Background: an optimization exercise with open tools, aiming at small area, a short achievable clock period and few clock cycles per item. Do not read the settings as production practice. In this exercise RTL edits were held to simulation tests only and were not proved equivalent to the original.

--- config.mk ---
export PLATFORM = sky130hd
export DESIGN_NAME = ECE564MyDesign
export DESIGN_NICKNAME = ECE564MyDesign
export VERILOG_FILES = /design/flow/design.v
export SDC_FILE = /design/flow/constraint.sdc
export NUM_CORES = 4
export LEC_CHECK = 0
export CAP_MARGIN = 20
export CORE_MARGIN = 2
export CORE_UTILIZATION = 40
export SLEW_MARGIN = 20
--- constraint.sdc ---
create_clock -name core_clock -period 12.0 [get_ports {clk}]
set_input_delay 2.4000 -clock core_clock [delete_from_list [all_inputs] [get_ports {clk}]]
set_output_delay 2.4000 -clock core_clock [all_outputs]
set_load 0.01 [all_outputs]
--- design.v ---
module control_path(reset_b, clk, dut_xxx_run, dut_computation_done, dut_xxx_busy, start);
  input clk, reset_b, dut_xxx_run, dut_computation_done;
  output dut_xxx_busy;
  output start;
  reg dut_xxx_busy;
  assign start = dut_xxx_run & ~dut_xxx_busy;
  always @(posedge clk)
  begin
    if(!reset_b)
    begin
      dut_xxx_busy <= 1'b0;
    end
    else if(start)
    begin
      dut_xxx_busy <= 1'b1;
    end
    else if(dut_computation_done == 1'b1)
    begin
      dut_xxx_busy <= 1'b0;
    end
  end
endmodule
module multiplier(reset_b, clk, start, w_read_address, w_read_en, x_read_address, x_read_en, w_read_data, x_read_data, g_out, matrix_row_done, carry);
input reset_b, clk, start;
input signed [15:0] x_read_data, w_read_data;
output [11:0] x_read_address;
output [11:0] w_read_address;
output w_read_en, x_read_en;
output carry;
output [18:0] g_out;
output matrix_row_done;
reg [11:0] multiplier_computation;    
reg        reading;
reg        data_valid;                
reg [3:0]  matrix_count;              
reg signed [19:0] gout_value_;
reg [18:0] g_out;
reg carry;
reg matrix_row_done;
wire [3:0] x_done  = multiplier_computation[11:8];
wire [3:0] w_row   = multiplier_computation[7:4];
wire [3:0] element = multiplier_computation[3:0];
assign x_read_address = {3'b000, x_done, element, 1'b0};
assign w_read_address = {3'b000, w_row, element, 1'b0};
assign x_read_en = reading;
assign w_read_en = reading;
wire signed [31:0] check_multiply = x_read_data * w_read_data;
wire signed [19:0] product = {{4{check_multiply[30]}}, check_multiply[30:15]};
wire signed [19:0] row_sum = (matrix_count == 4'd0) ? product : gout_value_ + product;
wire [18:0] row_mag = row_sum[19] ? (~row_sum[18:0] + 19'd1) : row_sum[18:0];
always @(posedge clk)
begin
  if(!reset_b)
  begin
    multiplier_computation <= 12'd0;
    reading <= 1'b0;
    data_valid <= 1'b0;
    matrix_count <= 4'd0;
    matrix_row_done <= 1'b0;
  end
  else
  begin
    matrix_row_done <= 1'b0;
    data_valid <= reading;
    if(start)
    begin
      multiplier_computation <= 12'd0;
      reading <= 1'b1;
      matrix_count <= 4'd0;
    end
    else if(reading)
    begin
      multiplier_computation <= multiplier_computation + 12'd1;
      if(multiplier_computation == 12'hfff)
        reading <= 1'b0;
    end
    if(data_valid)
    begin
      matrix_count <= matrix_count + 4'd1;
      gout_value_ <= row_sum;
      if(matrix_count == 4'd15)
      begin
        g_out <= row_mag;
        carry <= row_sum[19];
        matrix_row_done <= 1'b1;
      end
    end
  end
end
endmodule
module tanh_interpolation(reset_b, clk, start, matrix_row_done, carry, g_out, tanh_read_data, tanh_read_en, tanh_read_address, sram_wr_address, sram_wr_value, sram_wr_en, computation_done);
input reset_b, clk, start, matrix_row_done;
input [18:0] g_out;
input carry;
input [15:0] tanh_read_data;
output computation_done;
output [15:0] sram_wr_value;
output [11:0] tanh_read_address, sram_wr_address;
output sram_wr_en, tanh_read_en;
parameter [2:0]
  s0 = 3'b000,
  s1 = 3'b010,
  s2 = 3'b001,
  s3 = 3'b011,
  s4 = 3'b111;
reg [2:0] current_state;
reg [8:0] count;
reg computation_done;
reg sram_wr_en;
reg [15:0] sram_wr_value;
reg [7:0] sram_wr_index;
wire [11:0] tanh_read_address;
wire tanh_read_en;
reg [18:0] x;
reg neg;
reg signed [15:0] y0;
assign sram_wr_address = {3'b001, sram_wr_index, 1'b0};
wire saturate = (x > 19'd130560);  
assign tanh_read_en = (current_state == s1 && !saturate) || current_state == s2;
assign tanh_read_address = {3'b000, x[16:9], 1'b0} + ((current_state == s2) ? 12'd2 : 12'd0);
wire [8:0] frac = x[8:0];
wire signed [10:0] w0 = 11'sd512 - $signed({2'b00, frac});
wire signed [10:0] w1 = $signed({2'b00, frac});
wire signed [15:0] y1 = tanh_read_data;
wire signed [26:0] y_inter_1 = y0 * w0;
wire signed [26:0] y_inter_2 = y1 * w1;
wire signed [26:0] y = y_inter_1 + y_inter_2;
wire signed [26:0] signed_y_value = -y;
wire [15:0] interp_value = neg ? signed_y_value[24:9] : {1'b0, y[23:9]};
always @(posedge clk)
begin
  if(!reset_b)
  begin
    current_state <= s0;
    computation_done <= 1'b0;
    sram_wr_en <= 1'b0;
    count <= 9'd0;
  end
  else
  begin
    computation_done <= 1'b0;
    sram_wr_en <= 1'b0;
    if(start)
    begin
      current_state <= s0;
      count <= 9'd0;
      sram_wr_index <= 8'd0;
    end
    else
    case(current_state)
      s0:
      begin
        if(matrix_row_done)
        begin
          x <= g_out;
          neg <= carry;
          current_state <= s1;
        end
      end
      s1:
      begin
        if(saturate)
        begin
          sram_wr_value <= neg ? 16'b1000000000010110 : 16'b0111111111101010;
          sram_wr_en <= 1'b1;
          current_state <= s4;
        end
        else
        begin
          current_state <= s2;
        end
      end
      s2:
      begin
        y0 <= tanh_read_data;
        current_state <= s3;
      end
      s3:
      begin
        sram_wr_value <= interp_value;
        sram_wr_en <= 1'b1;
        current_state <= s4;
      end
      s4:
      begin
        sram_wr_index <= sram_wr_index + 8'd1;
        count <= count + 9'd1;
        if(count == 9'd255)
          computation_done <= 1'b1;
        current_state <= s0;
      end
      default:
      begin
        current_state <= s0;
      end
    endcase
  end
end
endmodule
module ECE564MyDesign
	    (
            input  wire               xxx__dut__run            ,
            output wire               dut__xxx__busy           ,  
            input  wire               clk                      ,
            input  wire               reset_b                  ,
            output wire [11:0]        dut__sram__write_address  ,
            output wire [15:0]        dut__sram__write_data     ,
            output wire               dut__sram__write_enable   ,
            output wire [11:0]        dut__sram__read_address   ,
            input  wire [15:0]        sram__dut__read_data      ,
            output wire [11:0]        dut__fmem__read_address   ,
            input  wire [15:0]        fmem__dut__read_data      ,
            output wire [11:0]        dut__gmem__read_address   ,
            input  wire [15:0]        gmem__dut__read_data      ,
            output wire [11:0]        dut__imem__read_address   ,
            input  wire [15:0]        imem__dut__read_data      ,
            output wire [11:0]        dut__omem__read_address   ,
            input  wire [15:0]        omem__dut__read_data      ,
            output wire [11:0]        dut__tanhmem__read_address     ,
            input  wire [15:0]        tanhmem__dut__read_data        ,
            output wire tanhmem__dut__read_enable,
            output wire fmem__dut__read_enable,
            output wire omem__dut__read_enable,
            output wire imem__dut__read_enable,
            output wire gmem__dut__read_enable,
            output wire sram__dut__read_enable
            );
  wire matrix_row_done;
  wire computation_done;
  wire start;
  wire [18:0] g_out_value;
  wire carry_out;
  assign dut__fmem__read_address = 12'd0;
  assign dut__imem__read_address = 12'd0;
  assign dut__omem__read_address = 12'd0;
  assign fmem__dut__read_enable  = 1'b0;
  assign imem__dut__read_enable  = 1'b0;
  assign omem__dut__read_enable  = 1'b0;
  control_path c1(.reset_b(reset_b), .clk(clk), .dut_xxx_run(xxx__dut__run), .dut_computation_done(computation_done), .dut_xxx_busy(dut__xxx__busy), .start(start));
  multiplier m1(.reset_b(reset_b), .clk(clk), .start(start), .w_read_address(dut__gmem__read_address), .x_read_address(dut__sram__read_address), .carry(carry_out), .w_read_data(gmem__dut__read_data), .x_read_data(sram__dut__read_data), .w_read_en(gmem__dut__read_enable), .x_read_en(sram__dut__read_enable), .g_out(g_out_value), .matrix_row_done(matrix_row_done));
  tanh_interpolation t1(.reset_b(reset_b), .clk(clk), .start(start), .matrix_row_done(matrix_row_done), .carry(carry_out), .g_out(g_out_value), .tanh_read_address(dut__tanhmem__read_address), .tanh_read_data(tanhmem__dut__read_data), .tanh_read_en(tanhmem__dut__read_enable), .sram_wr_address(dut__sram__write_address), .sram_wr_value(dut__sram__write_data), .sram_wr_en(dut__sram__write_enable), .computation_done(computation_done));
endmodule
--- run.sh ---
#!/bin/bash
# synth_recipe.tcl (not shown) runs the flow's synth.tcl, then flattens the netlist and writes it again
# the make line also repeats each setting of config.mk as NAME=value (left out here)
make -C /OpenROAD-flow-scripts/flow DESIGN_CONFIG=/design/flow/config.mk WORK_HOME=/design/flow/orfs CLKGATE_MAP_FILE= SYNTH_SCRIPT=/design/flow/synth_recipe.tcl finish
Fig. 1: drive-strength map
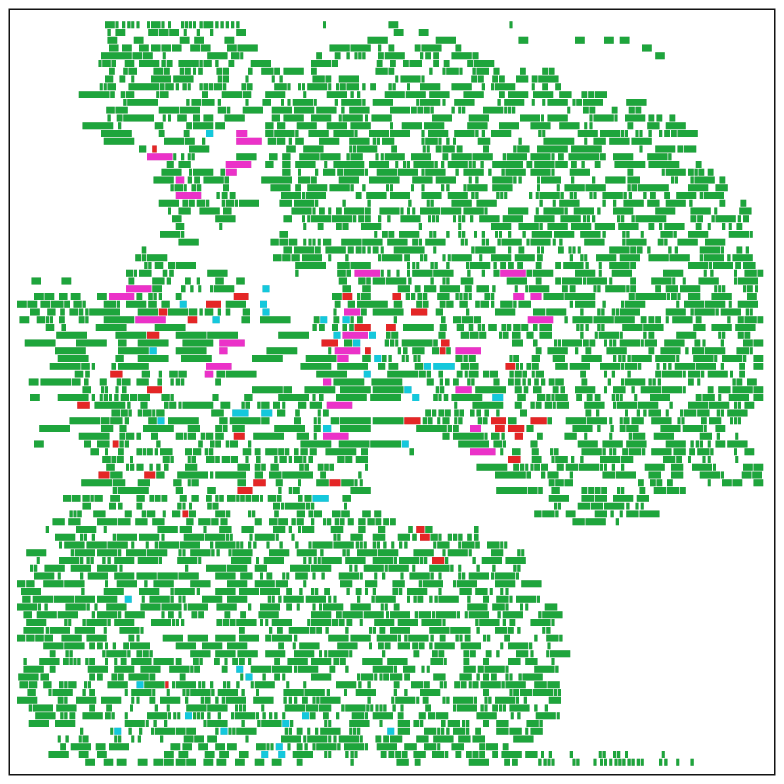
| size | color | cells |
|---|---|---|
| _2 cells | red | 38 |
| _3 and _4 cells | cyan | 38 |
| _6 and larger | magenta | 30 |
| _0 and _1 cells | green | 2,878 |

Fig. 2: metal 1
Scale bar: 100 µm. Supply wires on this layer in gray.
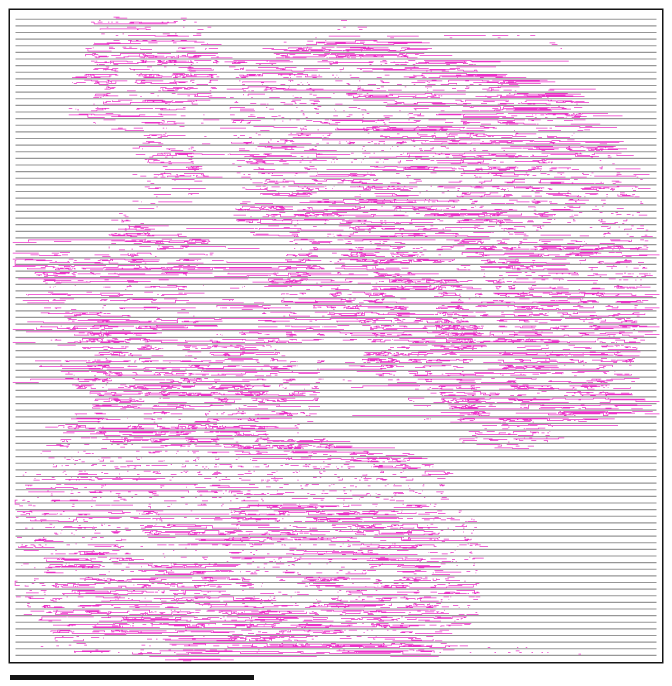
share of all routed wire: 46%
nets with wire on the layer: 3,361
main direction: horizontal

==> results.toml <==
[clock_tree]
clk_pin_slew_ns = 0.07
clk_latency_ns = 0.45
cts_made_buffers = 17
htree_levels = 4
clockRootBuffer = "clkbuf_16"

[detailed_routing]
ant_nets = 0
drc = 0
viasPerCell = 4.82
drtPass1Iterations = 5
wl_per_cell_um = 15.7
route.vias.total = 18900

[global_routing]
grt_max_degree = 36
grtUsageTotal = 0.187

[synthesis]
yosysTopAreaCell = "fa_1"
ys_warn_count = 3
ys_seq_area_frac = 0.132
synth_seq_cells = 134
yosysMostFrequentCell = "inv_1"
ys_types = 91

[timing]
setup_violations = 0
hold_viol_final = 0
tightestPinTransition_ns = 0.962
fin_tns_setup_ns = 0

[placement]
gp_congestion = 0.833

[worst_setup_path]
path_delay_family = "adder cells"
crit_fanout = 16
cp-start-kind = "input pin"
worstPathRequired_ns = 12.18

[floorplanning]
ioPinCount = 207
die_height_um = 268

[status]
status = "finished clean"

[cells_and_area]
drive_gt1_frac = 0.0355

[power_and_ir_drop]
Testbench counts, summed over its fixed seeds: cycles 98,496, results 6,144.
==> cells by family (layout without fill, tap and decap cells) <==
logic type      Yosys count  count (layout)  share of synthesized area
flops                   134             134                      0.132
xor+xnor                132             132                     0.0424
mux                      14              14                    0.00522
other cells               2              54                   0.000270
fa+ha+maj               748             748                      0.485
buf+inv                 783             794                      0.115
compound gates          247             247                     0.0600
simple gates            861             861                      0.159
==> through the flow <==
| stage | hold WS (ns) | instance area [µm²] | util | worst slack, ns |
|---|---|---|---|---|
| after floorplan | 0.400 | 28000 | - | 1.90 |
| after global placement | 0.401 | 29600 | 0.431 | 0.736 |
| after detailed placement | 0.405 | 29600 | 0.431 | 0.688 |
| after CTS | 0.419 | 30200 | 0.440 | 1.17 |
| after global routing | 0.423 | 30200 | 0.440 | 0.573 |
| final | 0.419 | 30200 | 0.440 | 1.15 |
==> layout by cell type (no fill, tap or decap), types with 21 or more instances in the layout <==
master,instances
inv_1,625
nor2_1,81
xnor2_1,85
conb_1,54
clkdlybuf4s50_1,104
a21o_1,33
buf_4,32
xor2_1,41
dfxtp_1,34
nand3_1,26
edfxtp_1,100
o21ai_0,42
ha_1,197
fa_1,551
nand2_1,324
nor3_1,21
and2_1,297
a21oi_1,57
==> metal layers <==
layer,up-vias,global-route usage,routed length [µm]
met5,-,0,0
met4,0,0.0352,750
met3,59,0.0175,1690
met2,249,0.323,30700
met1,9677,0.257,28400
li1,8902,-,-
==> sequential cells by signal, indices dropped and copies added (netlist names), 3 cells and up <==
register,flops
m1.multiplier_computation,12
t1.current_state,3
m1.matrix_count,4
t1.sram_wr_value,16
t1.y0,16
m1.gout_value_,20
m1.g_out,19
t1.x,19
t1.sram_wr_index,8
t1.count,9
==> final cells by class <==
cell class,instances,area [µm²],area share
Inverter,626,2350,0.0777
Sequential cell,134,3680,0.122
Clock buffer,17,425,0.0141
Tap cell,931,1160,0.0385
Timing Repair Buffer,136,1280,0.0424
Clock inverter,15,179,0.00592
Multi-Input combinational cell,2056,21200,0.700
==> worst paths after layout <==
kind                            from                   end  slack (ns)  depth (start not counted)
min reg2reg                 m1.carry                t1.neg        0.42                          0
min                         m1.carry                t1.neg        0.42                          0
max          sram__dut__read_data[9]          m1.g_out[16]        1.15                         30
max reg2reg                  t1.x[2]  t1.sram_wr_value[14]        2.63                         28

static timing again, ports no longer ideal:
Ports are ideal in the flow. The routed layout listed here was re-timed in OpenROAD. Step 1, drivers: a clkbuf_16 drives clk and a buf_2 each remaining input, both assumed. Step 2, shift: input delay + t, output delay - t, t = (earliest + latest rising clock arrival at the registers) / 2. This alone moves slack from input paths to output paths. Three values: ideal ports, drivers, drivers and shift; two values: the first two.
t (ns): 0.490
setup slack, ns: 1.150 / 1.178 / 0.688
worst slew at a driven data input, ns: 0.05
After both steps this run still meets setup and hold. The setup slack of this run moves by +0.028 ns with the drivers and by -0.462 ns with both steps.
